What follows belongs to an exercise in optimizing a design on an open flow for small area; a production flow would make more cautious choices.
Only simulation tests tie the RTL to the original design; equivalence was not proved.
Not every run is shown, and edits may drop behaviour that the tests do not exercise.
The clock port is modelled as an ideal driver, which makes a skipped or thinned clock tree look cheaper than it is; a real chip needs a root buffer or a tree.
Power is estimated from default activity; no workload was simulated.

==> flow/design.v <==
module AXI_FIFO(
	input wire Aclk,
	input wire Areset_n,
	input wire s_axis_tvalid,
	input wire s_axis_tlast,
	input wire [7:0] s_axis_tdata,
	input wire [1:0] s_axis_tkeep,
	output wire s_axis_tready,  
	input wire m_axis_tready,  
	output wire m_axis_tvalid,
	output wire m_axis_tlast,
	output wire [1:0] m_axis_tkeep,
	output wire [7:0] m_axis_tdata
);
reg mem_l[16];
reg [1:0] mem_k[16];
reg [7:0] mem_d[16];
reg [3:0] w_ptr;
reg [3:0] r_ptr;
reg [4:0] count;
wire full,empty;
wire wr_en,rd_en;
assign full = (count==5'd16) ? 1'b1 : 1'b0;
assign empty = (count==5'd0) ? 1'b1 : 1'b0;
assign s_axis_tready = !full;
assign wr_en = s_axis_tvalid && !full;
assign rd_en = m_axis_tready && !empty;
always_ff @(posedge Aclk or negedge Areset_n)
begin
	if(!Areset_n) begin
		w_ptr <= 4'd0;
		r_ptr <= 4'd0;
		count <= 5'd0;
		for(int i=0 ; i<16; i++) begin
				mem_d[i] <= 8'h00;
				mem_l[i] <= 1'b0;
				mem_k[i] <= 2'b00;
		end
	end
	else begin
		if (wr_en) begin
			mem_d[w_ptr] <= s_axis_tdata;
			mem_k[w_ptr] <= s_axis_tkeep;
			mem_l[w_ptr] <= s_axis_tlast;
			w_ptr <= w_ptr + 4'h1;
		end
		if (rd_en) begin 		 
			r_ptr <= r_ptr + 4'h1;	 
		end				 
		if (wr_en && !rd_en)
			count <= count + 5'h1;
		else if (rd_en && !wr_en)
			count <= count - 5'h1;
	end
end
assign m_axis_tdata = (m_axis_tvalid) ? mem_d[r_ptr] : 8'h00;
assign m_axis_tlast = (m_axis_tvalid) ? mem_l[r_ptr] : 1'b0;
assign m_axis_tkeep = (m_axis_tvalid) ? mem_k[r_ptr] : 2'b00;
assign m_axis_tvalid = (count > 0) ? 1'b1 : 1'b0;
endmodule
==> flow/run.sh <==
#!/bin/bash
# synth_recipe.tcl (not shown) runs the flow's synth.tcl, then flattens the netlist and writes it again
# the make line also repeats each setting of config.mk as NAME=value (left out here)
make -C /OpenROAD-flow-scripts/flow DESIGN_CONFIG=/design/flow/config.mk WORK_HOME=/design/flow/orfs CLKGATE_MAP_FILE= SYNTH_SCRIPT=/design/flow/synth_recipe.tcl finish
==> flow/config.mk <==
export PLATFORM = sky130hd
export DESIGN_NAME = AXI_FIFO
export DESIGN_NICKNAME = AXI_FIFO
export VERILOG_FILES = /design/flow/design.v
export SDC_FILE = /design/flow/constraint.sdc
export NUM_CORES = 4
export LEC_CHECK = 0
export CAP_MARGIN = 20
export CORE_MARGIN = 2
export CORE_UTILIZATION = 40
export SLEW_MARGIN = 20
==> flow/constraint.sdc <==
create_clock -name core_clock -period 5.0 [get_ports {Aclk}]
set_input_delay 1.0000 -clock core_clock [delete_from_list [all_inputs] [get_ports {Aclk}]]
set_output_delay 1.0000 -clock core_clock [all_outputs]
set_load 0.01 [all_outputs]
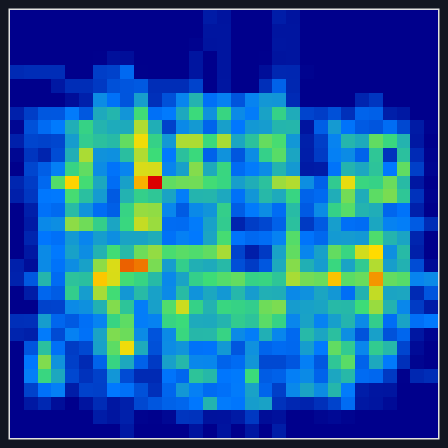
(run_1/wire_density.png)
The die is cut into 31 by 31 equal tiles; dark blue is low, red is high, scaled to the fullest tile. Values are wire area over tile area, all layers added.
densest ninth of the die: center
mean over tiles: 0.15
fullest tile: 0.65
tiles over half the peak: 10%
via count: 5692
GRT Total Usage: 19.99%
final WL: 22.56 mm
routed len/inst: 23.40 um

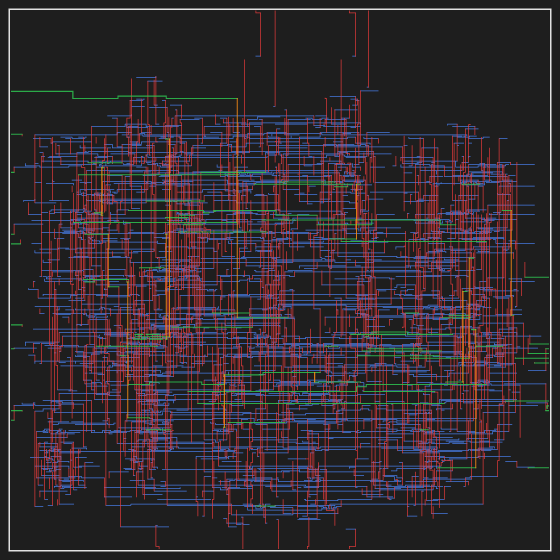
(run_1/metal_stack.png)
| color | layer | wire length |
|---|---|---|
| red | met2 | 10700 um |
| green | met3 | 1120 um |
| blue | met1 | 10300 um |
| orange | met4 | 373 um |

==> impl_metrics.yaml, run 1 <==
outcome:
  status: "no timing/DRC/antenna violations"
cells_and_area:
  layout_commonest_cell: "dfrtp_1"
  mostFrequentLayoutCells: "dfrtp_1, mux2_2, mux2_1"
  area_growth_pct: 10.80
clock_network:
  cts_buffer_depth: 2
  path_clk_slew_ps: 70
  h-tree-depth: 4
  cts_inserted_buffers: 17
  cts_resized: 0
  clock-sinks: 189
setup_path:
  rr_endpoint: "count[4]"
  crit_fanout: 30
  ff2ff_path_depth: 10
  crit_path_end: "m_axis_tdata[2]"
  rrSetupSlack_ps: 1550
power_and_ir_drop:
  switching_share_pct: 35.78
  clock_power_mw: 1.39
  power_density_mw_per_mm2: 708.3
  power_switching_mw: 2.532
  power.combinational.total_mw: 2.89
  maxPowerGroup: "combinational logic"
die:
  coreArea_mm2: 0.02196
  start_util_pct: 41.05
  die_w_um: 154.1
sta:
  drv_slew: 0
  finalSetupTns_ps: 0
  hold_violations: 0
  rsz0062_at_grt: "false"
  tightest_slew_ps: 987.1
placement:
  gp_congestion: 0.7885
  placed_area_mm2: 0.009390
grt:
  grt.overflow.total: 0
  first_global_vias: 6043
hold_path:
  min_path_cells: 1
  min_to: "mem_l[0]"
synth:
  synth_seq_cells: 189
  synthAdderAreaFrac_pct: 1.888
  synth_top_area_share_pct: 52.46
  synth_largest_area_cell: "dfrtp_1"
  synth_top_family_by_area: "multiplexers"
job:
  drv_cap: 0
drt:
  ant_nets: 0
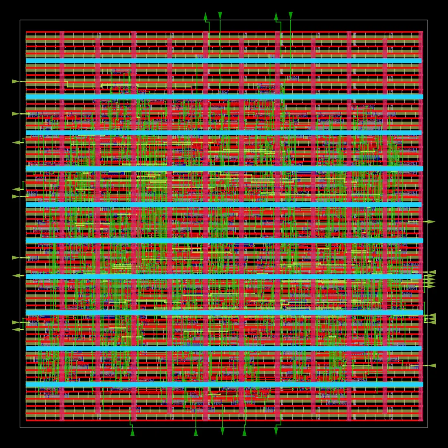
(run_1/layout.png)
post-layout util: 45.49%
FP Rows: 54
Non-Filler Instances: 964
die area: 0.02375 mm2

run 1: metal layers:
layer | routed length (um) | up-vias | GRT usage, % | part of all wire, %
met5 | 0 | - | 0 | 0
met4 | 373 | 0 | 6.231 | 1.7
met3 | 1121 | 27 | 4.002 | 5.0
met2 | 10740 | 155 | 31.95 | 48
met1 | 10330 | 2994 | 27.56 | 46
li1 | - | 2516 | - | -
run 1: cell type report:
type                            instances  area, um2  share of cell area (%)
Sequential cell                       189       4731                   47.36
Tap cell                              280      350.3                   3.507
Clock buffer                           21      460.4                   4.610
Clock inverter                         10      137.6                   1.378
Timing Repair Buffer                   43      391.6                   3.921
Multi-Input combinational cell        414       3891                   38.96
Inverter                                7      26.28                  0.2631
run 1: sequential cells by signal (all words and copies together), names as in the netlist:
register,count
mem_d,128
mem_k,32
mem_l,16
count,5
r_ptr,4
w_ptr,4
run 1: through the flow:
stage,std cells,setup WS [ps],power (mW)
after floorplan,673,2189,4.713
after global placement,933,1054,5.569
after detailed placement,933,1068,5.688
after CTS,964,506.4,7.104
after global routing,964,344.1,7.509
final,964,493.5,7.075
## Run 2: what changed since run 1
==> flow/design.v (replaced) <==
module AXI_FIFO(
	input wire Aclk,
	input wire Areset_n,
	input wire s_axis_tvalid,
	input wire s_axis_tlast,
	input wire [7:0] s_axis_tdata,
	input wire [1:0] s_axis_tkeep,
	output wire s_axis_tready,
	input wire m_axis_tready,
	output wire m_axis_tvalid,
	output wire m_axis_tlast,
	output wire [1:0] m_axis_tkeep,
	output wire [7:0] m_axis_tdata
);
reg [10:0] mem [0:15];
reg [4:0] p;             
wire empty = p[4];
wire full  = !p[4] && (p[3:0] == 4'hf);
wire wr_en = s_axis_tvalid && !full;
wire rd_en = m_axis_tready && !empty;
assign s_axis_tready = !full;
assign m_axis_tvalid = !empty;
always @(posedge Aclk) begin
	if (wr_en) begin
		mem[0] <= {s_axis_tlast, s_axis_tkeep, s_axis_tdata};
		for (int i = 1; i < 16; i++)
			mem[i] <= mem[i-1];
	end
end
always @(posedge Aclk or negedge Areset_n) begin
	if (!Areset_n)
		p <= 5'b11111;
	else if (wr_en && !rd_en)
		p <= p + 5'd1;
	else if (rd_en && !wr_en)
		p <= p - 5'd1;
end
wire [10:0] head = mem[p[3:0]];
assign {m_axis_tlast, m_axis_tkeep, m_axis_tdata} = head;
endmodule
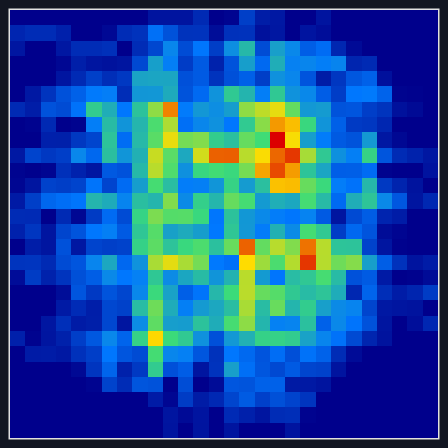
(run_2/wire_density.png)
The die is cut into 28 by 28 equal tiles; dark blue is low, red is high, scaled to the fullest tile. Values are wire area over tile area, all layers added.
mean over tiles: 0.13
fullest tile: 0.65
nearly empty tiles: 25%
densest ninth of the die: center
final WL: 16.33 mm
GRT Total Usage: 17.28%
via count: 4286
routed len/inst: 22.43 um

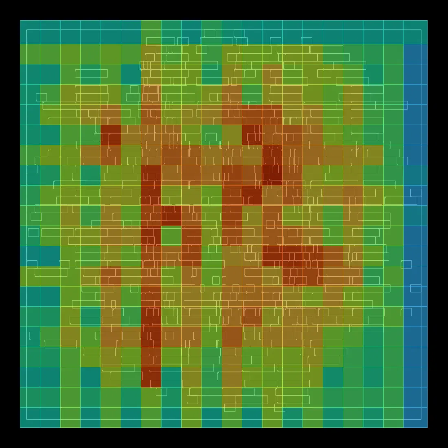
(run_2/final_congestion.png)
routing usage on met2: 24.55%
grt peak-use layer: met1
post-layout util: 46.72%
GRT met3 Usage: 3.833%
GR Util met1: 26.21%

==> run 2 against run 1 <==
Effect of this change: critical path depth unchanged; die area decreased by 18%; sequential power decreased by 23%; non-clock buffer count decreased by 6; cell area decreased by 16%; worst hold slack got worse by 39 ps; worst setup slack improved by 210 ps; critical path type unchanged; critical endpoint is now m_axis_tkeep[1]; largest power group is now registers; highest routed layer unchanged.
==> impl_metrics.yaml, run 2 <==
outcome:
  status: "no timing/DRC/antenna violations"
setup_path:
  rrSetupSlack_ps: 1610
  ff2ff_path_depth: 12
  crit_path_end: "m_axis_tkeep[1]"
clock_network:
  cts_inserted_buffers: 17
  clock-sinks: 181
  path_clk_slew_ps: 70
  h-tree-depth: 4
  cts_buffer_depth: 2
die:
  coreArea_mm2: 0.01796
  die_w_um: 139.2
synth:
  synthAdderAreaFrac_pct: 0.9586
  synth_top_family_by_area: "compound AO/OA/AOI/OAI gates"
  synth_largest_area_cell: "edfxtp_1"
  synth_top_area_share_pct: 72.30
  synth_seq_cells: 181
job:
  drv_cap: 0
sta:
  drv_slew: 0
  rsz0062_at_grt: "false"
  setup_ws_ps: 701.1
  hold_violations: 0
  tightest_slew_ps: 973.3
cells_and_area:
  largest_reg_flops: 176
  multi_input_gates: 244
  largest-register: "mem"
  buffers: 37
  regArea_mm2: 0.005416
  top_regs: "mem: 176 flops, p: 5 flops"
  multi_input_area_share_pct: 20.38
  buffer_area_share_pct: 4.413
  n_all_inverters: 5
  seq_cells: 181
  fin_cells: 728
  multi_input_area_mm2: 0.001710
drt:
  wl_met1_mm: 7.606
  top_layer: "met4"
  wl_met2_mm: 7.397
grt:
  first_global_vias: 4086
  grt.overflow.total: 0
placement:
  gp_congestion: 0.8968
  dp_slack_ps: 1180
  dp.cells: 696
power_and_ir_drop:
  p_total_mw: 5.192
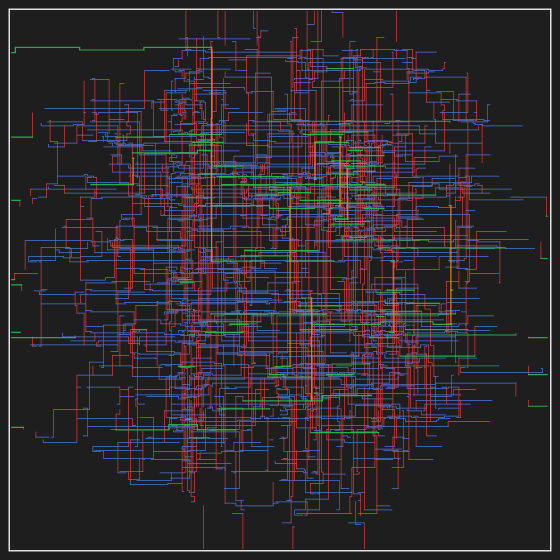
(run_2/metal_stack.png)
| color | layer | wire length |
|---|---|---|
| orange | met4 | 224 um |
| green | met3 | 1100 um |
| red | met2 | 7400 um |
| blue | met1 | 7610 um |

-- run 2: cell count changes after synthesis, sizes merged, moves of 9 or more --
cell,before,now
dfrtp,189,0
buf,39,23
a22oi,28,16
mux2i,2,15
mux2,181,8
a221oi,24,4
edfxtp,0,176
nor2,4,17
a31oi,15,6
a311oi,9,0
clkbuf,24,5
-- run 2: report_power, final --
group | switching [mW] | total [mW] | internal [mW]
Combinational | 0.927 | 1.68 | 0.757
Clock | 0.565 | 1.35 | 0.782
Sequential | 0.243 | 2.16 | 1.92
-- run 2: how the worst min path moves through the flow --
stage,from,endpoint,slack (ps),cells past startpoint
floorplan,mem[1][6],mem[2][6],420,0
global placement,mem[12][4],mem[13][4],420,0
detailed placement,mem[6][0],mem[7][0],430,0
CTS,mem[9][1],mem[10][1],450,0
global route,mem[6][5],mem[7][5],460,0
finish,mem[10][6],mem[11][6],450,0
-- run 2: critical path: cells and delay by family, from the launching register on --
kind | cells | cell delay [ps]
and+or+nand+nor | 1 | 90
DFF | 1 | 1000
muxes | 1 | 370
buffers and inverters | 2 | 850
AOI/OAI and AO/OA | 2 | 540
==> run 3: a larger rewrite; changed files in full <==
==> flow/design.v <==
module AXI_FIFO(
	input wire Aclk,
	input wire Areset_n,
	input wire s_axis_tvalid,
	input wire s_axis_tlast,
	input wire [7:0] s_axis_tdata,
	input wire [1:0] s_axis_tkeep,
	output wire s_axis_tready,
	input wire m_axis_tready,
	output wire m_axis_tvalid,
	output wire m_axis_tlast,
	output wire [1:0] m_axis_tkeep,
	output wire [7:0] m_axis_tdata
);
reg [10:0] mem [0:15];
reg [4:0] c;
wire [4:0] c_nxt;
wire wr_en;
wire [15:0] sel;
fifo_ctrl u_ctrl (
	.c(c), .s_valid(s_axis_tvalid), .m_ready(m_axis_tready),
	.s_ready(s_axis_tready), .wr_en(wr_en), .c_nxt(c_nxt), .sel(sel));
assign m_axis_tvalid = c[4];
always @(posedge Aclk) begin
	if (wr_en) begin
		mem[0] <= {s_axis_tlast, s_axis_tkeep, s_axis_tdata};
		for (int i = 1; i < 16; i++)
			mem[i] <= mem[i-1];
	end
end
always @(posedge Aclk or negedge Areset_n) begin
	if (!Areset_n)
		c <= 5'd0;
	else
		c <= c_nxt;
end
wire [10:0] head;
genvar b;
generate
	for (b = 0; b < 11; b++) begin : g_mux
		wire [15:0] col;
		for (genvar i = 0; i < 16; i++) begin : g_col
			assign col[i] = mem[i][b];
		end
		fifo_mux16 u_mux (.d(col), .s(sel), .y(head[b]));
	end
endgenerate
assign {m_axis_tlast, m_axis_tkeep, m_axis_tdata} = head;
endmodule
module fifo_ctrl(
	input wire [4:0] c,
	input wire s_valid,
	input wire m_ready,
	output wire s_ready,
	output wire wr_en,
	output wire [4:0] c_nxt,
	output wire [15:0] sel
);
wire z, rd_en, en;
fifo_nor4  g_z   (.a(c[3:0]), .y(z));                  
fifo_nand2 g_rdy (.a(c[4]), .b(z), .y(s_ready));       
fifo_and2  g_wr  (.a(s_valid), .b(s_ready), .y(wr_en));
fifo_and2  g_rd  (.a(m_ready), .b(c[4]), .y(rd_en));
fifo_xor2  g_en  (.a(wr_en), .b(rd_en), .y(en));       
wire y0, y1n, y2, y3n, n1, t2, n3, t4;
fifo_xor2  g_y0  (.a(c[0]), .b(wr_en), .y(y0));
fifo_xnor2 g_y1  (.a(c[1]), .b(wr_en), .y(y1n));
fifo_xor2  g_y2  (.a(c[2]), .b(wr_en), .y(y2));
fifo_xnor2 g_y3  (.a(c[3]), .b(wr_en), .y(y3n));
fifo_nand2 g_n1  (.a(en), .b(y0), .y(n1));
fifo_nor2  g_t2  (.a(n1), .b(y1n), .y(t2));
fifo_nand2 g_n3  (.a(t2), .b(y2), .y(n3));
fifo_nor2  g_t4  (.a(n3), .b(y3n), .y(t4));
fifo_xor2  g_c0  (.a(c[0]), .b(en), .y(c_nxt[0]));
fifo_xnor2 g_c1  (.a(c[1]), .b(n1), .y(c_nxt[1]));
fifo_xor2  g_c2  (.a(c[2]), .b(t2), .y(c_nxt[2]));
fifo_xnor2 g_c3  (.a(c[3]), .b(n3), .y(c_nxt[3]));
fifo_xor2  g_c4  (.a(c[4]), .b(t4), .y(c_nxt[4]));
wire [3:0] ci;
wire [3:0] lo_n, hi_n;
genvar j;
generate
	for (j = 0; j < 4; j++) begin : g_inv
		fifo_inv g (.a(c[j]), .y(ci[j]));
	end
	for (j = 0; j < 4; j++) begin : g_pre
		fifo_nand2 gl (.a(j[1] ? c[1] : ci[1]), .b(j[0] ? c[0] : ci[0]), .y(lo_n[j]));
		fifo_nand2 gh (.a(j[1] ? c[3] : ci[3]), .b(j[0] ? c[2] : ci[2]), .y(hi_n[j]));
	end
	for (j = 0; j < 16; j++) begin : g_sel
		fifo_nor2 g (.a(lo_n[3 - (j % 4)]), .b(hi_n[3 - (j / 4)]), .y(sel[j]));
	end
endgenerate
endmodule
module fifo_mux16(input wire [15:0] d, input wire [15:0] s, output wire y);
wire [5:0] n;
wire m0, m1;
fifo_aoi222 g0 (.a(d[1:0]), .b(s[1:0]), .c(d[2]), .e(s[2]), .y(n[0]));
fifo_aoi222 g1 (.a(d[4:3]), .b(s[4:3]), .c(d[5]), .e(s[5]), .y(n[1]));
fifo_aoi222 g2 (.a(d[7:6]), .b(s[7:6]), .c(d[8]), .e(s[8]), .y(n[2]));
fifo_aoi222 g3 (.a(d[10:9]), .b(s[10:9]), .c(d[11]), .e(s[11]), .y(n[3]));
fifo_aoi222 g4 (.a(d[13:12]), .b(s[13:12]), .c(d[14]), .e(s[14]), .y(n[4]));
fifo_nand2  g5 (.a(d[15]), .b(s[15]), .y(n[5]));
fifo_nand3  g6 (.a(n[2:0]), .y(m0));
fifo_nand3  g7 (.a(n[5:3]), .y(m1));
fifo_or2    g8 (.a(m0), .b(m1), .y(y));
endmodule
module fifo_aoi222(input wire [1:0] a, input wire [1:0] b, input wire c, input wire e, output wire y);
assign y = !((a[0] & b[0]) | (a[1] & b[1]) | (c & e));
endmodule
module fifo_inv(input wire a, output wire y);
assign y = !a;
endmodule
module fifo_and2(input wire a, input wire b, output wire y);
assign y = a & b;
endmodule
module fifo_or2(input wire a, input wire b, output wire y);
assign y = a | b;
endmodule
module fifo_nand2(input wire a, input wire b, output wire y);
assign y = !(a & b);
endmodule
module fifo_nor2(input wire a, input wire b, output wire y);
assign y = !(a | b);
endmodule
module fifo_xor2(input wire a, input wire b, output wire y);
assign y = a ^ b;
endmodule
module fifo_xnor2(input wire a, input wire b, output wire y);
assign y = !(a ^ b);
endmodule
module fifo_nand3(input wire [2:0] a, output wire y);
assign y = !(&a);
endmodule
module fifo_nor4(input wire [3:0] a, output wire y);
assign y = !(|a);
endmodule
==> flow/config.mk <==
export PLATFORM = sky130hd
export DESIGN_NAME = AXI_FIFO
export DESIGN_NICKNAME = AXI_FIFO
export VERILOG_FILES = /design/flow/design.v
export SDC_FILE = /design/flow/constraint.sdc
export NUM_CORES = 4
export LEC_CHECK = 0
export CAP_MARGIN = 20
export CORE_MARGIN = 2
export CORE_UTILIZATION = 60
export CTS_BUF_LIST = sky130_fd_sc_hd__clkbuf_8
export SLEW_MARGIN = 20
export SYNTH_HIERARCHICAL = 1
export SYNTH_MINIMUM_KEEP_SIZE = 0
==> run 3 against run 2 <==
Effect of this change: wire length decreased by 30%; non-clock buffer count decreased by 9; utilization increased by 23 points; still clean on timing, DRC and antenna; critical path depth increased by 1; highest routed layer unchanged; largest power group unchanged; global-route usage increased by 4.1 points.
==> impl_metrics.yaml, run 3 <==
synth:
  synth_largest_area_cell: "edfxtp_1"
  synthAdderAreaFrac_pct: 0
  synth_top_family_by_area: "compound AO/OA/AOI/OAI gates"
  synth_seq_cells: 181
  synth_top_area_share_pct: 82.36
power_and_ir_drop:
  pg_seq_mw: 2.05
  power_density_mw_per_mm2: 555.4
  power_frac_comb_pct: 25.6
  clock_power_uw: 954
  p_clk_share_pct: 23.6
  power_frac_seq_pct: 50.8
  power.combinational.total_mw: 1.03
  p_total_mw: 4.034
  maxPowerGroup: "registers"
cells_and_area:
  largest-register: "mem"
  regArea_mm2: 0.005410
  utilization_pct: 70.04
  fin_cells: 522
  area_growth_pct: 13.18
  top_regs: "mem: 176 flops, c: 5 flops"
  multi_input_area_um2: 994.7
  largest_reg_flops: 176
drt:
  top_layer: "met4"
  wl_met2_mm: 5.205
  routed-wl-met3_mm: 1.046
  wl_met1_mm: 5.022
clock_network:
  h-tree-depth: 4
  cts_buffer_depth: 2
placement:
  dp.cells: 490
  placed_area_mm2: 0.006880
  dp_slack_ps: 1423
  gp_congestion: 0.8662
sta:
  rsz0062_at_grt: "false"
  drv_slew: 0
  tightest_slew_ps: 1052
  finalSetupTns_ps: 0
  hold_violations: 0
  setup_ws_ps: 920.4
setup_path:
  cp.buffers_inverters: 2
  crit_family: "simple AND/OR/NAND/NOR gates"
  crit_fanout: 11
hold_path:
  hp-start: "mem[2][3]"
die:
  fp-row-count: 37
  die_w_um: 107.4
  fp.dieArea_mm2: 0.01154
grt:
  met1_usage_pct: 32.88
  first_global_vias: 3236
  grt_util_met3_pct: 5.448
  grt.busiest_layer: "met1"
outcome:
  status: "no timing/DRC/antenna violations"
run 3: cell count changes after synthesis, moves of 8 or more:
cell | before | now
a222oi_1 | 2 | 55
a21oi_1 | 19 | 0
a22oi_1 | 16 | 0
buf_2 | 16 | 0
mux2i_1 | 15 | 0
o21ai_0 | 14 | 0
nor2b_1 | 13 | 0
or2_1 | 0 | 11
mux2_2 | 8 | 0
run 3: path summary, 6_finish.rpt:
check | endpoint | slack [ps] | depth (start not counted)
setup reg to reg | mem[6][5] | 2780 | 4
min in group asynchronous | c[3] | 770 | 1
setup / recovery | m_axis_tdata[6] | 920 | 7
hold reg to reg | mem[3][3] | 450 | 0
hold / removal | mem[3][3] | 450 | 0
max in group asynchronous | c[2] | 4040 | 1
run 3: cells by family (layout without fill, tap and decap cells):
logic type / count (synthesis) / count (layout)
flip-flops: 181 / 181
AND/OR/NAND/NOR: 76 / 76
AO/OA/AOI/OAI: 55 / 55
XOR/XNOR: 10 / 10
buffers and inverters: 4 / 64
run 3: final cells by class:
cell class / count / share of cell area [%]
tap: 136 / 2.343
sequential: 181 / 74.49
multi-input combinational: 141 / 13.70
clock inverter: 15 / 2.050
timing repair buffer: 28 / 3.997
inverter: 4 / 0.2067
clock buffer: 17 / 3.221
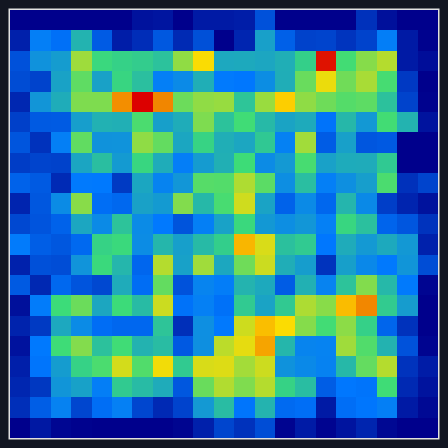
(run_3/wire_density.png)
The die is cut into 21 by 21 equal tiles; dark blue is low, red is high, scaled to the fullest tile. Values are wire area over tile area, all layers added.
mean over tiles: 0.16
fullest tile: 0.51
tiles over half the peak: 20%
via count: 3403
GRT Total Usage: 21.41%
final WL: 11.42 mm
routed len/inst: 21.88 um

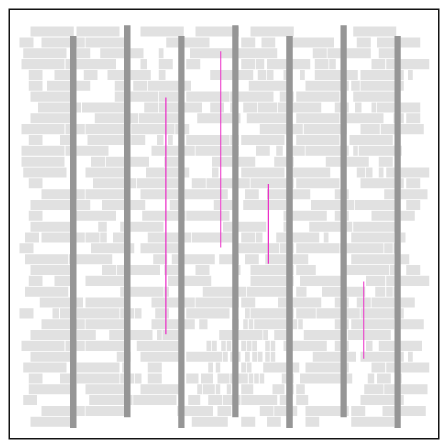
(run_3/met4.png)
Supply wires on this layer in gray.
wire length on this layer: 147 um
longest straight run: 59.2 um

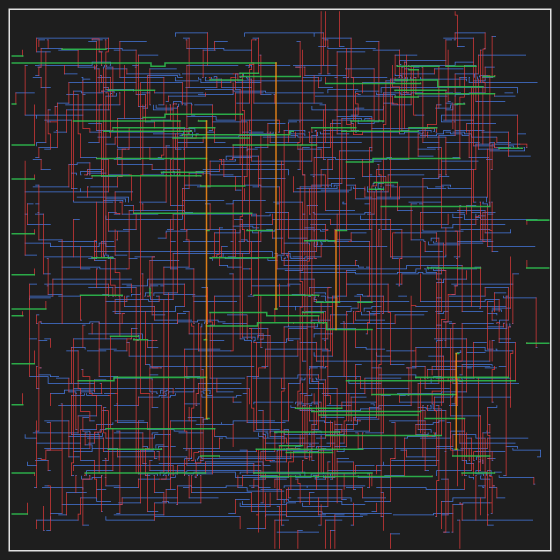
(run_3/metal_stack.png)

## Run 4: what changed since run 3
==> flow/flow/run.sh (new file) <==
#!/bin/bash
set -euo pipefail
here=$(pwd)
export BUFFER_PORTS_ARGS="-buffer_cell sky130_fd_sc_hd__buf_1"
export CTS_ARGS="-sink_clustering_enable -repair_clock_nets -dont_use_dummy_load -buf_list sky130_fd_sc_hd__clkbuf_4"
export POST_CTS_TCL="$here/flow/post_cts.tcl"
export CLK_SLEW_SWAP_NS=0.105
bash standard.sh > flow_make.log 2>&1
==> flow/flow/post_cts.tcl (new file) <==
estimate_parasitics -placement
set swapped 0
foreach inst [get_cells -hierarchical *] {
  if { [get_property $inst ref_name] ne "sky130_fd_sc_hd__clkbuf_4" } { continue }
  set worst 0.0
  set out [get_pins -of_objects $inst -filter "direction == output"]
  foreach p [get_pins -of_objects [get_nets -of_objects $out] -filter "direction == input"] {
    set s [get_property $p slew_max]
    if { $s > $worst } { set worst $s }
  }
  if { $worst > $::env(CLK_SLEW_SWAP_NS) } {
    puts "post_cts: [get_full_name $inst] worst sink slew $worst ns -> clkbuf_8"
    replace_cell $inst sky130_fd_sc_hd__clkbuf_8
    incr swapped
  }
}
puts "post_cts: swapped $swapped clock buffers"
if { $swapped > 0 } {
  detailed_placement
  check_placement -verbose
  estimate_parasitics -placement
}
==> flow/standard.sh (new file) <==
#!/bin/bash
# synth_recipe.tcl (not shown) runs the flow's synth.tcl, then flattens the netlist and writes it again
# the make line also repeats each setting of config.mk as NAME=value (left out here)
make -C /OpenROAD-flow-scripts/flow DESIGN_CONFIG=/design/flow/config.mk WORK_HOME=/design/flow/orfs CLKGATE_MAP_FILE= SYNTH_SCRIPT=/design/flow/synth_recipe.tcl "${@:-finish}"
--- a/flow/config.mk
+++ b/flow/config.mk
@@ -10,3 +10,3 @@
 export CORE_UTILIZATION = 60
-export CTS_BUF_LIST = sky130_fd_sc_hd__clkbuf_8
+export CTS_BUF_LIST = sky130_fd_sc_hd__clkbuf_4
 export SLEW_MARGIN = 20
removed: flow/run.sh
==> run 4 against run 3 <==
Effect of this change: maximum frequency increased by 14%; sequential share of layout area increased by 3.9 points; clock-buffer cell count unchanged; cell area decreased by 5.0%; combinational power down 17%; critical path type unchanged; via count down 1.9%; largest power group unchanged.
==> impl_metrics.yaml, run 4 <==
cells_and_area:
  nClkBuffers: 17
  seq_cells: 181
  largest-register: "mem"
  area_growth_pct: 7.565
  n_all_inverters: 4
  mostFrequentLayoutCells: "edfxtp_1, a222oi_1, buf_1"
  buffer_area_share_pct: 1.686
  layout_commonest_cell: "edfxtp_1"
  multi_input_area_share_pct: 14.41
  largest_class: "registers"
  multi_input_gates: 141
drt:
  ant_nets: 0
setup_path:
  cp.buffers_inverters: 1
  crit_family: "simple AND/OR/NAND/NOR gates"
  crit_fanout: 11
placement:
  placed_area_mm2: 0.006706
  dp_slack_ps: 1880
  gp_congestion: 0.7780
  dp.cells: 491
die:
  start_util_pct: 61.88
  fp.dieArea_mm2: 0.01154
  die_w_um: 107.4
  coreArea_mm2: 0.01037
power_and_ir_drop:
  p_total_mw: 3.566
  maxPowerGroup: "registers"
  p_int_mw: 2.481
  power_switching_mw: 1.085
  power.combinational.total_uw: 856
  power_frac_seq_pct: 57.6
clock_network:
  clock-sinks: 181
  path_clk_slew_ps: 90
outcome:
  status: "no timing/DRC/antenna violations"
sta:
  setup_ws_ps: 1421
  drv_slew: 0
  tightest_slew_ps: 1018
synth:
  synth_top_area_share_pct: 82.36
job:
  drv_cap: 0
run 4: cell counts after synthesis:
No cell type changed its count.
run 4: path summary, 6_finish.rpt:
check                                start         endpoint  slack [ps]  cells after the start
worst max-delay path                  c[3]  m_axis_tdata[6]        1420                      6
worst min-delay path              Areset_n             c[3]         420                      1
worst max register to register        c[3]       mem[11][7]        2800                      4
worst min register to register  mem[10][0]       mem[11][0]         430                      0
max in group asynchronous         Areset_n             c[2]        4340                      1
min in group core_clock         mem[10][0]       mem[11][0]         430                      0
run 4: worst reg2reg max path: cells and delay by family (launching register included):
| kind | cells | cell delay (ps) |
|---|---|---|
| buffers and inverters | 1 | 810 |
| AND/OR/NAND/NOR | 3 | 470 |
| flip-flops | 1 | 480 |
run 4: per-layer routing:
metal | wire [um] | track usage, %
met5 | 0 | 0
met4 | 137 | 9.066
met3 | 742 | 5.145
met2 | 5190 | 28.75
met1 | 5062 | 31.02
run 4: cells by family after synthesis:
| kind of cell | synth area share [%] |
|---|---|
| AOI/OAI and AO/OA | 8.579 |
| xor gates and xnor gates | 1.365 |
| buffers and inverters | 0.2339 |
| DFF | 84.30 |
| and+or+nand+nor | 5.518 |
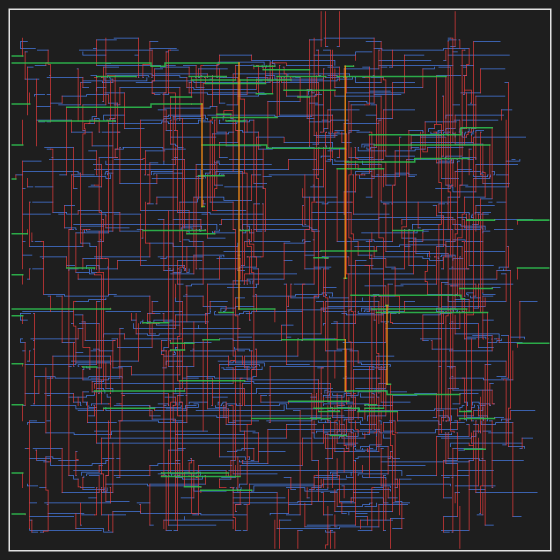
(run_4/metal_stack.png)
| color | layer | wire length |
|---|---|---|
| orange | met4 | 137 um |
| blue | met1 | 5060 um |
| green | met3 | 742 um |
| red | met2 | 5190 um |

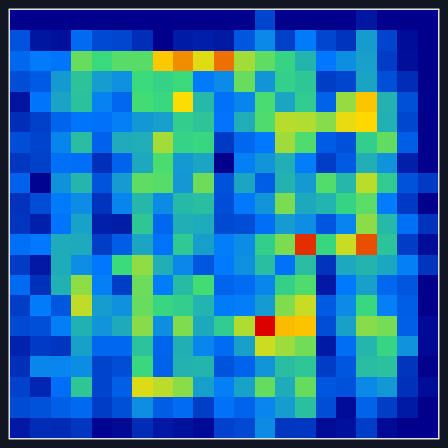
(run_4/wire_density.png)
The die is cut into 21 by 21 equal tiles; dark blue is low, red is high, scaled to the fullest tile. Values are wire area over tile area, all layers added.
final WL: 11.13 mm
routed len/inst: 21.91 um
GRT Total Usage: 20.51%
via count: 3337

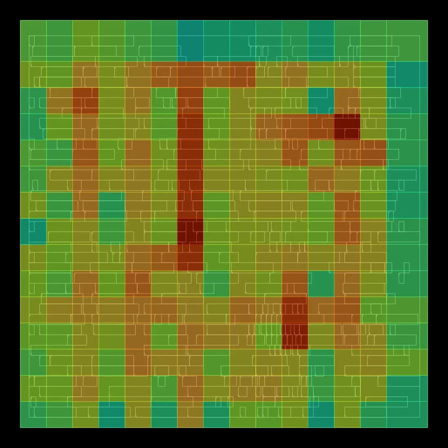
(run_4/final_congestion.png)
GR Util met1: 31.02%
GRT met3 Usage: 5.145%
post-layout util: 66.57%

## Run 5: what changed since run 4
--- a/flow/design.v
+++ b/flow/design.v
@@ -58,5 +58,4 @@
 );
-wire z, rd_en, en;
-fifo_nor4  g_z   (.a(c[3:0]), .y(z));                  
-fifo_nand2 g_rdy (.a(c[4]), .b(z), .y(s_ready));       
+wire rd_en, en;
+fifo_nand2 g_rdy (.a(c[4]), .b(sel[15]), .y(s_ready));  
 fifo_and2  g_wr  (.a(s_valid), .b(s_ready), .y(wr_en));
@@ -95,3 +94,3 @@
 module fifo_mux16(input wire [15:0] d, input wire [15:0] s, output wire y);
-wire [5:0] n;
+wire [4:0] n;
 wire m0, m1;
@@ -102,6 +101,8 @@
 fifo_aoi222 g4 (.a(d[13:12]), .b(s[13:12]), .c(d[14]), .e(s[14]), .y(n[4]));
-fifo_nand2  g5 (.a(d[15]), .b(s[15]), .y(n[5]));
-fifo_nand3  g6 (.a(n[2:0]), .y(m0));
-fifo_nand3  g7 (.a(n[5:3]), .y(m1));
-fifo_or2    g8 (.a(m0), .b(m1), .y(y));
+fifo_nand3  g5 (.a(n[2:0]), .y(m0));
+fifo_nand2  g6 (.a(n[3]), .b(n[4]), .y(m1));
+fifo_ao211  g7 (.a(d[15]), .b(s[15]), .c(m0), .e(m1), .y(y));
+endmodule
+module fifo_ao211(input wire a, input wire b, input wire c, input wire e, output wire y);
+assign y = (a & b) | c | e;
 endmodule
@@ -115,5 +116,2 @@
 assign y = a & b;
-endmodule
-module fifo_or2(input wire a, input wire b, output wire y);
-assign y = a | b;
 endmodule
@@ -134,4 +132 @@
 endmodule
-module fifo_nor4(input wire [3:0] a, output wire y);
-assign y = !(|a);
-endmodule
--- a/flow/flow/run.sh
+++ b/flow/flow/run.sh
@@ -6,3 +6,3 @@
 export POST_CTS_TCL="$here/flow/post_cts.tcl"
-export CLK_SLEW_SWAP_NS=0.105
+export CLK_SLEW_SWAP_NS=0.115
 bash standard.sh > flow_make.log 2>&1
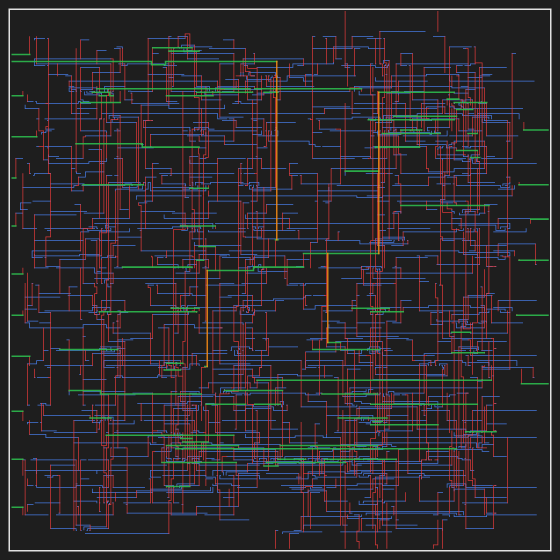
(run_5/metal_stack.png)
routed len/inst: 21.74 um
GRT Total Usage: 19.99%
final WL: 10.76 mm

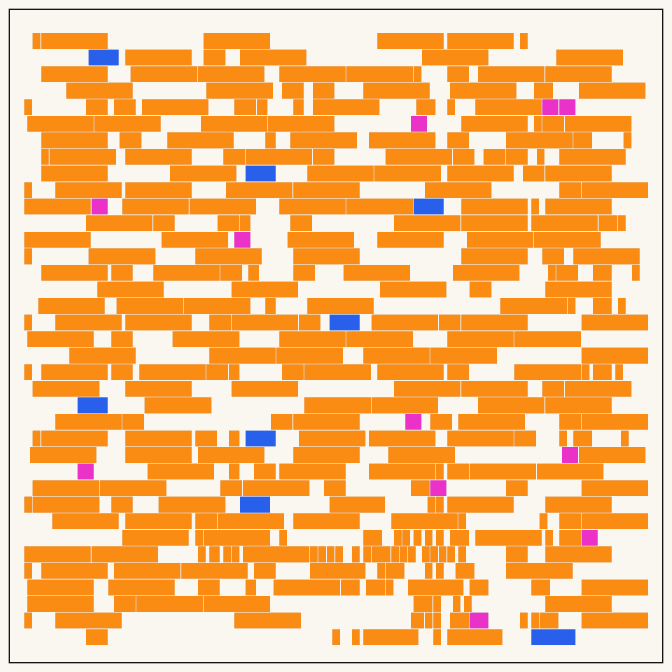
(run_5/drive_strength.png)
| color | size | cells | most used |
|---|---|---|---|
| orange | drive 1 or less | 340 | edfxtp_1 |
| blue | drive 6 and up | 8 | clkbuf_8 |
| magenta | drive 3 to 4 | 11 | clkbuf_4 |

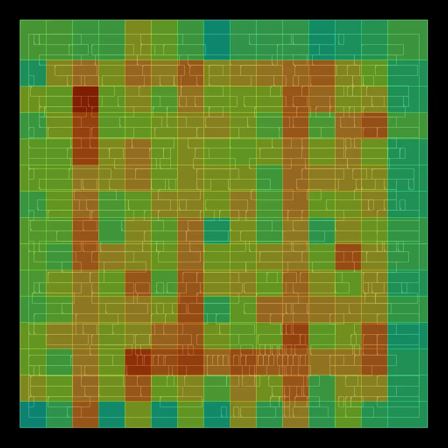
(run_5/final_congestion.png)
routing usage on met2: 26.54%
GRT met3 Usage: 5.471%

==> run 5 against run 4 <==
Effect of this change: largest cell class unchanged; cell count down 2.6%; synthesized area down 0.62%; wire length down 3.3%; die area down 0.60%; first-iteration DRC count down 2.7%.
==> impl_metrics.yaml, run 5 <==
outcome:
  status: "no timing/DRC/antenna violations"
grt:
  met1_usage_pct: 31.25
die:
  die_w_um: 107.1
  start_util_pct: 61.77
  tap_cells: 136
  fp.dieArea_mm2: 0.01147
synth:
  synth_top_area_share_pct: 82.87
sta:
  finalSetupTns_ps: 0
  rsz0062_at_grt: "false"
  setup_ws_ps: 1441
setup_path:
  crit_fanout: 11
  reg2reg_from: "c[0]"
  ff2ff_path_depth: 11
cells_and_area:
  mostFrequentLayoutCells: "edfxtp_1, a222oi_1, buf_1"
  seq_share_pct: 79.06
  n_all_inverters: 4
  largest_reg_flops: 176
  area_growth_pct: 7.298
  largest_class: "registers"
  multi_input_area_um2: 954.7
  top_regs: "mem: 176 flops, c: 5 flops"
  multi_input_area_share_pct: 13.95
  nClkBuffers: 17
  multi_input_gates: 129
placement:
  dp_slack_ps: 1959
  gp_congestion: 0.8352
power_and_ir_drop:
  pg_seq_mw: 2.06
  p_clk_share_pct: 17.5
  clock_power_uw: 627
  p_total_mw: 3.573
  power_frac_comb_pct: 24.8
drt:
  wl_met2_mm: 4.724
  ant_nets: 0
  wl_met1_mm: 5.079
-- run 5: cell types whose count changed after synthesis, sizes merged --
cell   before  now
a211o       0   11
nand3      22   11
nor4        1    0
or2        11    0
-- run 5: metrics by stage --
stage / utilization, % / cell area [um2] / std cells
after floorplan: - / 6379 / 314
after global placement: 64.62 / 6671 / 478
after detailed placement: 64.62 / 6671 / 478
after global routing: 66.28 / 6843 / 495
final: 66.28 / 6843 / 495
-- run 5: worst max path at each step --
| stage | endpoint | slack, ps | cells past startpoint |
|---|---|---|---|
| 2_1_floorplan | c[4] | 730 | 7 |
| 3_3_place_gp | m_axis_tlast | 2000 | 7 |
| 3_5_place_dp | m_axis_tdata[6] | 1960 | 7 |
| 5_1_grt | m_axis_tdata[6] | 1300 | 7 |
| 6_report | m_axis_tdata[6] | 1440 | 7 |
-- run 5: logic make-up (layout without fill, tap and decap cells) --
logic type             count (synthesis)  in the layout  share of synthesized area [%]
AO/OA/AOI/OAI                         66             66                          10.14
XOR/XNOR                              10             10                          1.373
buffers and inverters                  4             49                         0.2354
flip-flops                           181            181                          84.83
AND/OR/NAND/NOR                       53             53                          3.414
## Run 6: what changed since run 5
--- a/flow/flow/run.sh
+++ b/flow/flow/run.sh
@@ -1,2 +1,7 @@
 #!/bin/bash
+# The standard layout, with three changes to what the layout adds around the design:
+# the port buffers are buf_1 cells; CTS builds its tree from clkbuf_4 cells without
+# dummy loads; and after CTS, flow/post_cts.tcl regroups the flip-flops under
+# 12 leaf buffers by position and sizes each leaf to keep clock-pin slew in margin.
+# Each step's full log is in orfs/logs; make's own output is in flow_make.log here.
 set -euo pipefail
@@ -7,2 +12,4 @@
 export CLK_SLEW_SWAP_NS=0.115
+export CLK_GROUPS=12
+export CLK_SIZES="4 8 16"
 bash standard.sh > flow_make.log 2>&1
==> flow/flow/post_cts.tcl (replaced) <==
# After CTS: rebuild the leaf level of the clock tree and size its buffers.
#
# 1. The flip-flops are split into CLK_GROUPS groups by k-means on their
#    positions. Each group is driven by one of CTS's leaf buffers, moved to the
#    group's centroid and fed by the same root buffer as before; the leaf
#    buffers left over are removed.
# 2. Each leaf buffer gets the smallest of CLK_SIZES (clkbuf_N) whose
#    flip-flop clock pins stay under CLK_SLEW_SWAP_NS (placement estimate).
# The placement is then legalized again. If the tree is not a root buffer
# feeding leaf buffers, step 1 is skipped.
set block [ord::get_db_block]
set ngroups $::env(CLK_GROUPS)

proc is_clkbuf { inst } {
  return [string match "sky130_fd_sc_hd__clkbuf_*" [[$inst getMaster] getName]]
}
proc drives_flops { inst } {
  foreach s [[[$inst findITerm X] getNet] getITerms] {
    if { [[$s getMTerm] getName] eq "CLK" } { return 1 }
  }
  return 0
}

set leaves {}
foreach inst [$block getInsts] {
  if { [is_clkbuf $inst] && [drives_flops $inst] } { lappend leaves $inst }
}
set rootnets {}
foreach leaf $leaves {
  set n [[$leaf findITerm A] getNet]
  if { [lsearch -exact $rootnets $n] < 0 } { lappend rootnets $n }
}
set sinks {}
set ok [expr { [llength $rootnets] == 1 && [llength $leaves] >= $ngroups }]
foreach leaf $leaves {
  foreach s [[[$leaf findITerm X] getNet] getITerms] {
    if { [$s getIoType] ne "INPUT" } { continue }
    if { [[$s getMTerm] getName] ne "CLK" } { set ok 0 }
    set b [[$s getInst] getBBox]
    lappend sinks [list $s [expr {([$b xMin] + [$b xMax]) / 2.0}] [expr {([$b yMin] + [$b yMax]) / 2.0}]]
  }
}
puts "post_cts: [llength $leaves] leaf buffers, [llength $sinks] sinks, [llength $rootnets] root nets"

if { $ok } {
  set die [$block getDieArea]
  set side [expr {int(ceil(sqrt($ngroups)))}]
  set rows [expr {int(ceil(double($ngroups) / $side))}]
  set cx {}; set cy {}
  for {set g 0} {$g < $ngroups} {incr g} {
    lappend cx [expr {[$die xMin] + [$die dx] * (($g % $side) + 0.5) / $side}]
    lappend cy [expr {[$die yMin] + [$die dy] * (($g / $side) + 0.5) / $rows}]
  }
  for {set it 0} {$it < 50} {incr it} {
    set assign {}
    set sx [lrepeat $ngroups 0.0]; set sy [lrepeat $ngroups 0.0]; set sn [lrepeat $ngroups 0]
    foreach s $sinks {
      lassign $s t x y
      set best 0; set bd 1e30
      for {set g 0} {$g < $ngroups} {incr g} {
        set d [expr {abs($x - [lindex $cx $g]) + abs($y - [lindex $cy $g])}]
        if { $d < $bd } { set bd $d; set best $g }
      }
      lappend assign $best
      lset sx $best [expr {[lindex $sx $best] + $x}]
      lset sy $best [expr {[lindex $sy $best] + $y}]
      lset sn $best [expr {[lindex $sn $best] + 1}]
    }
    for {set g 0} {$g < $ngroups} {incr g} {
      if { [lindex $sn $g] > 0 } {
        lset cx $g [expr {[lindex $sx $g] / [lindex $sn $g]}]
        lset cy $g [expr {[lindex $sy $g] / [lindex $sn $g]}]
      }
    }
  }
  puts "post_cts: group sizes $sn"
  if { [lsearch -exact $sn 0] >= 0 } { set ok 0 }
}

if { $ok } {
  foreach s $sinks { [lindex $s 0] disconnect }
  set kept {}
  for {set g 0} {$g < [llength $leaves]} {incr g} {
    set leaf [lindex $leaves $g]
    if { $g < $ngroups } {
      set m [$leaf getMaster]
      $leaf setLocation [expr {int([lindex $cx $g] - [$m getWidth] / 2)}] [expr {int([lindex $cy $g] - [$m getHeight] / 2)}]
      $leaf setPlacementStatus PLACED
      lappend kept $leaf
    } else {
      set onet [[$leaf findITerm X] getNet]
      [$leaf findITerm A] disconnect
      [$leaf findITerm X] disconnect
      odb::dbInst_destroy $leaf
      odb::dbNet_destroy $onet
    }
  }
  set i 0
  foreach s $sinks {
    [lindex $s 0] connect [[[lindex $kept [lindex $assign $i]] findITerm X] getNet]
    incr i
  }
  set leaves $kept
  detailed_placement
  puts "post_cts: regrouped the flip-flops under $ngroups leaf buffers"
}

proc worst_sink_slew { inst } {
  set worst 0.0
  set out [get_pins -of_objects $inst -filter "direction == output"]
  foreach p [get_pins -of_objects [get_nets -of_objects $out] -filter "direction == input"] {
    set s [get_property $p slew_max]
    if { $s > $worst } { set worst $s }
  }
  return $worst
}
set limit $::env(CLK_SLEW_SWAP_NS)
foreach leaf $leaves {
  set inst [get_cells [$leaf getName]]
  set pick [lindex $::env(CLK_SIZES) end]
  foreach size $::env(CLK_SIZES) {
    replace_cell $inst sky130_fd_sc_hd__clkbuf_$size
    estimate_parasitics -placement
    set s [worst_sink_slew $inst]
    if { $s <= $limit } { set pick $size; break }
  }
  replace_cell $inst sky130_fd_sc_hd__clkbuf_$pick
  puts "post_cts: [$leaf getName] -> clkbuf_$pick (worst sink slew $s ns)"
}
detailed_placement
check_placement -verbose
estimate_parasitics -placement
==> run 6 against run 5 <==
Effect of this change: largest power group unchanged; critical path depth is the same; clock skew fell by 17 ps; maximum frequency fell by 2.0%.
==> impl_metrics.yaml, run 6 <==
sta:
  tightest_slew_ps: 1017
  drv_slew: 0
cells_and_area:
  top_regs: "mem: 176 flops, c: 5 flops"
  largest-register: "mem"
  layout_commonest_cell: "edfxtp_1"
  largest_reg_flops: 176
  mostFrequentLayoutCells: "edfxtp_1, a222oi_1, buf_1"
  fin_cells: 491
power_and_ir_drop:
  power_frac_comb_pct: 24.9
  p_clk_share_pct: 17.1
  clock_power_uw: 607
  power_frac_seq_pct: 58.0
  p_int_mw: 2.467
  power_density_mw_per_mm2: 519.3
  switching_share_pct: 30.52
  power_switching_mw: 1.084
synth:
  synth-compound-area-share_pct: 10.14
  synthMuxAreaShare_pct: 0
  synthAdderAreaFrac_pct: 0
  synth_largest_area_cell: "edfxtp_1"
  synthSimpleGateAreaFrac_pct: 3.414
  synth_seq_cells: 181
outcome:
  status: "no timing/DRC/antenna violations"
job:
  drv_cap: 0
placement:
  gp_congestion: 0.8352
setup_path:
  crit_fanout: 11
die:
  start_util_pct: 61.77
  die_w_um: 107.1
  coreArea_mm2: 0.01032
  fp-row-count: 37
  fp.dieArea_mm2: 0.01147
clock_network:
  clock-sinks: 181
drt:
  ant_nets: 0
grt:
  grt.overflow.total: 0
  first_global_vias: 3091
[run 6: cell counts after synthesis]
No cell type changed its count.
[run 6: final timing paths]
check / from / end / slack (ps) / depth (start not counted)
setup reg to reg: c[0] / c[4] / 2080 / 11
hold / removal: Areset_n / c[4] / 300 / 1
min in group core_clock: mem[7][4] / mem[8][4] / 450 / 0
setup / recovery: c[1] / m_axis_tdata[6] / 1370 / 7
hold reg to reg: mem[7][4] / mem[8][4] / 450 / 0
max in group asynchronous: Areset_n / c[2] / 4470 / 1
[run 6: metal layers]
metal  wire, um  share of wire (%)  global-route usage [%]  vias to the layer above
li1           -                  -                       -                     1458
met1       4685                 45                   29.67                     1637
met4        126                1.2                   6.772                        0
met2       4615                 44                   27.12                      166
met5          0                  0                       0                        -
met3       1086                 10                   7.052                       11
[run 6: layout make-up]
| cell class | count | area [um2] |
|---|---|---|
| Clock buffer | 13 | 166.4 |
| Fill cell | 704 | 3486 |
| Inverter | 4 | 15.01 |
| Multi-Input combinational cell | 129 | 954.7 |
| Sequential cell | 181 | 5410 |
| Tap cell | 136 | 170.2 |
| Timing Repair Buffer | 28 | 121.4 |
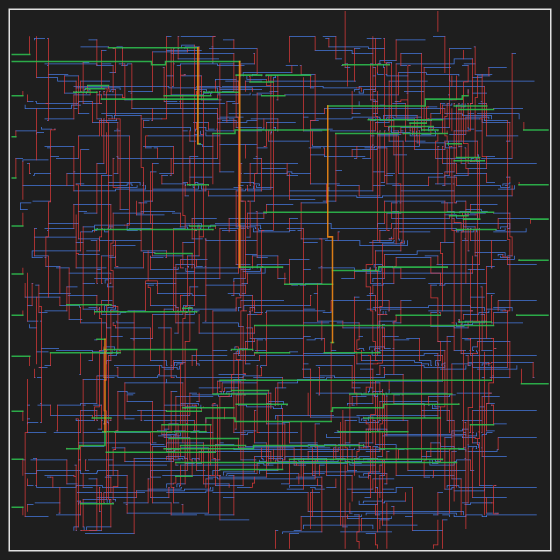
(run_6/metal_stack.png)
| color | layer | wire length |
|---|---|---|
| orange | met4 | 126 um |
| red | met2 | 4620 um |
| green | met3 | 1090 um |
| blue | met1 | 4690 um |
final WL: 10.51 mm
via count: 3272
GRT Total Usage: 19.74%

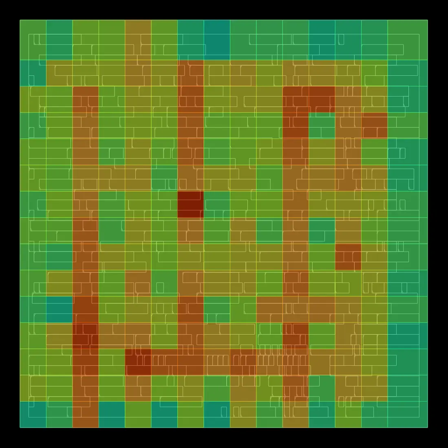
(run_6/final_congestion.png)
post-layout util: 66.23%
GR Util met1: 29.67%
routing usage on met2: 27.12%
routed len/inst: 21.41 um

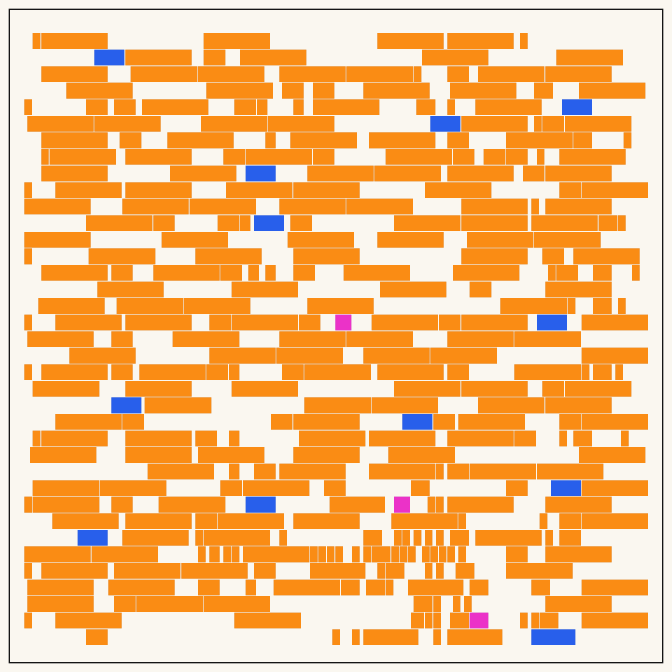
(run_6/drive_strength.png)
| color | size | cells | most used |
|---|---|---|---|
| blue | drive 6 and up | 12 | clkbuf_8 |
| magenta | drive 3 to 4 | 3 | clkbuf_4 |
| orange | drive 1 or less | 340 | edfxtp_1 |

-- re-timing with driven ports --
The results above use ideal ports. As a check the final layouts listed here were re-extracted and re-timed, cells and wires unchanged. Step 1 (the two cells are an assumption about what drives the block):
set clk [get_ports {Aclk}]
set_driving_cell -lib_cell sky130_fd_sc_hd__clkbuf_16 $clk
set_driving_cell -lib_cell sky130_fd_sc_hd__buf_2 [delete_from_list [all_inputs] $clk]
Step 2 times the ports against the registers' clock, not the clock port: input delays grow and output delays shrink by t, the midpoint of the rising clock arrivals with the driver on. Three values: ideal ports, drivers, drivers and shift; two values: the first two.
run	t (ns)	setup WS [ns]	hold slack, ns	worst setup path after step 2	latest minus earliest clock arrival (ns)
run 1	0.468	0.494 / 0.447 / 0.914	0.488 / 0.488 / 0.488	register to output	0.011 / 0.011
run 2	0.468	0.701 / 0.658 / 1.126	0.448 / 0.448 / 0.448	register to output	0.010 / 0.011
run 3	0.475	0.920 / 0.886 / 1.361	0.454 / 0.454 / 0.454	register to output	0.010 / 0.010
run 4	0.463	1.421 / 1.384 / 1.847	0.419 / 0.403 / 0.431	register to output	0.031 / 0.031
run 5	0.455	1.441 / 1.408 / 1.863	0.406 / 0.394 / 0.420	register to output	0.038 / 0.038
run 6	0.567	1.369 / 1.335 / 1.902	0.303 / 0.290 / 0.447	register to output	0.023 / 0.023
After both steps setup and hold are still met in every run listed.
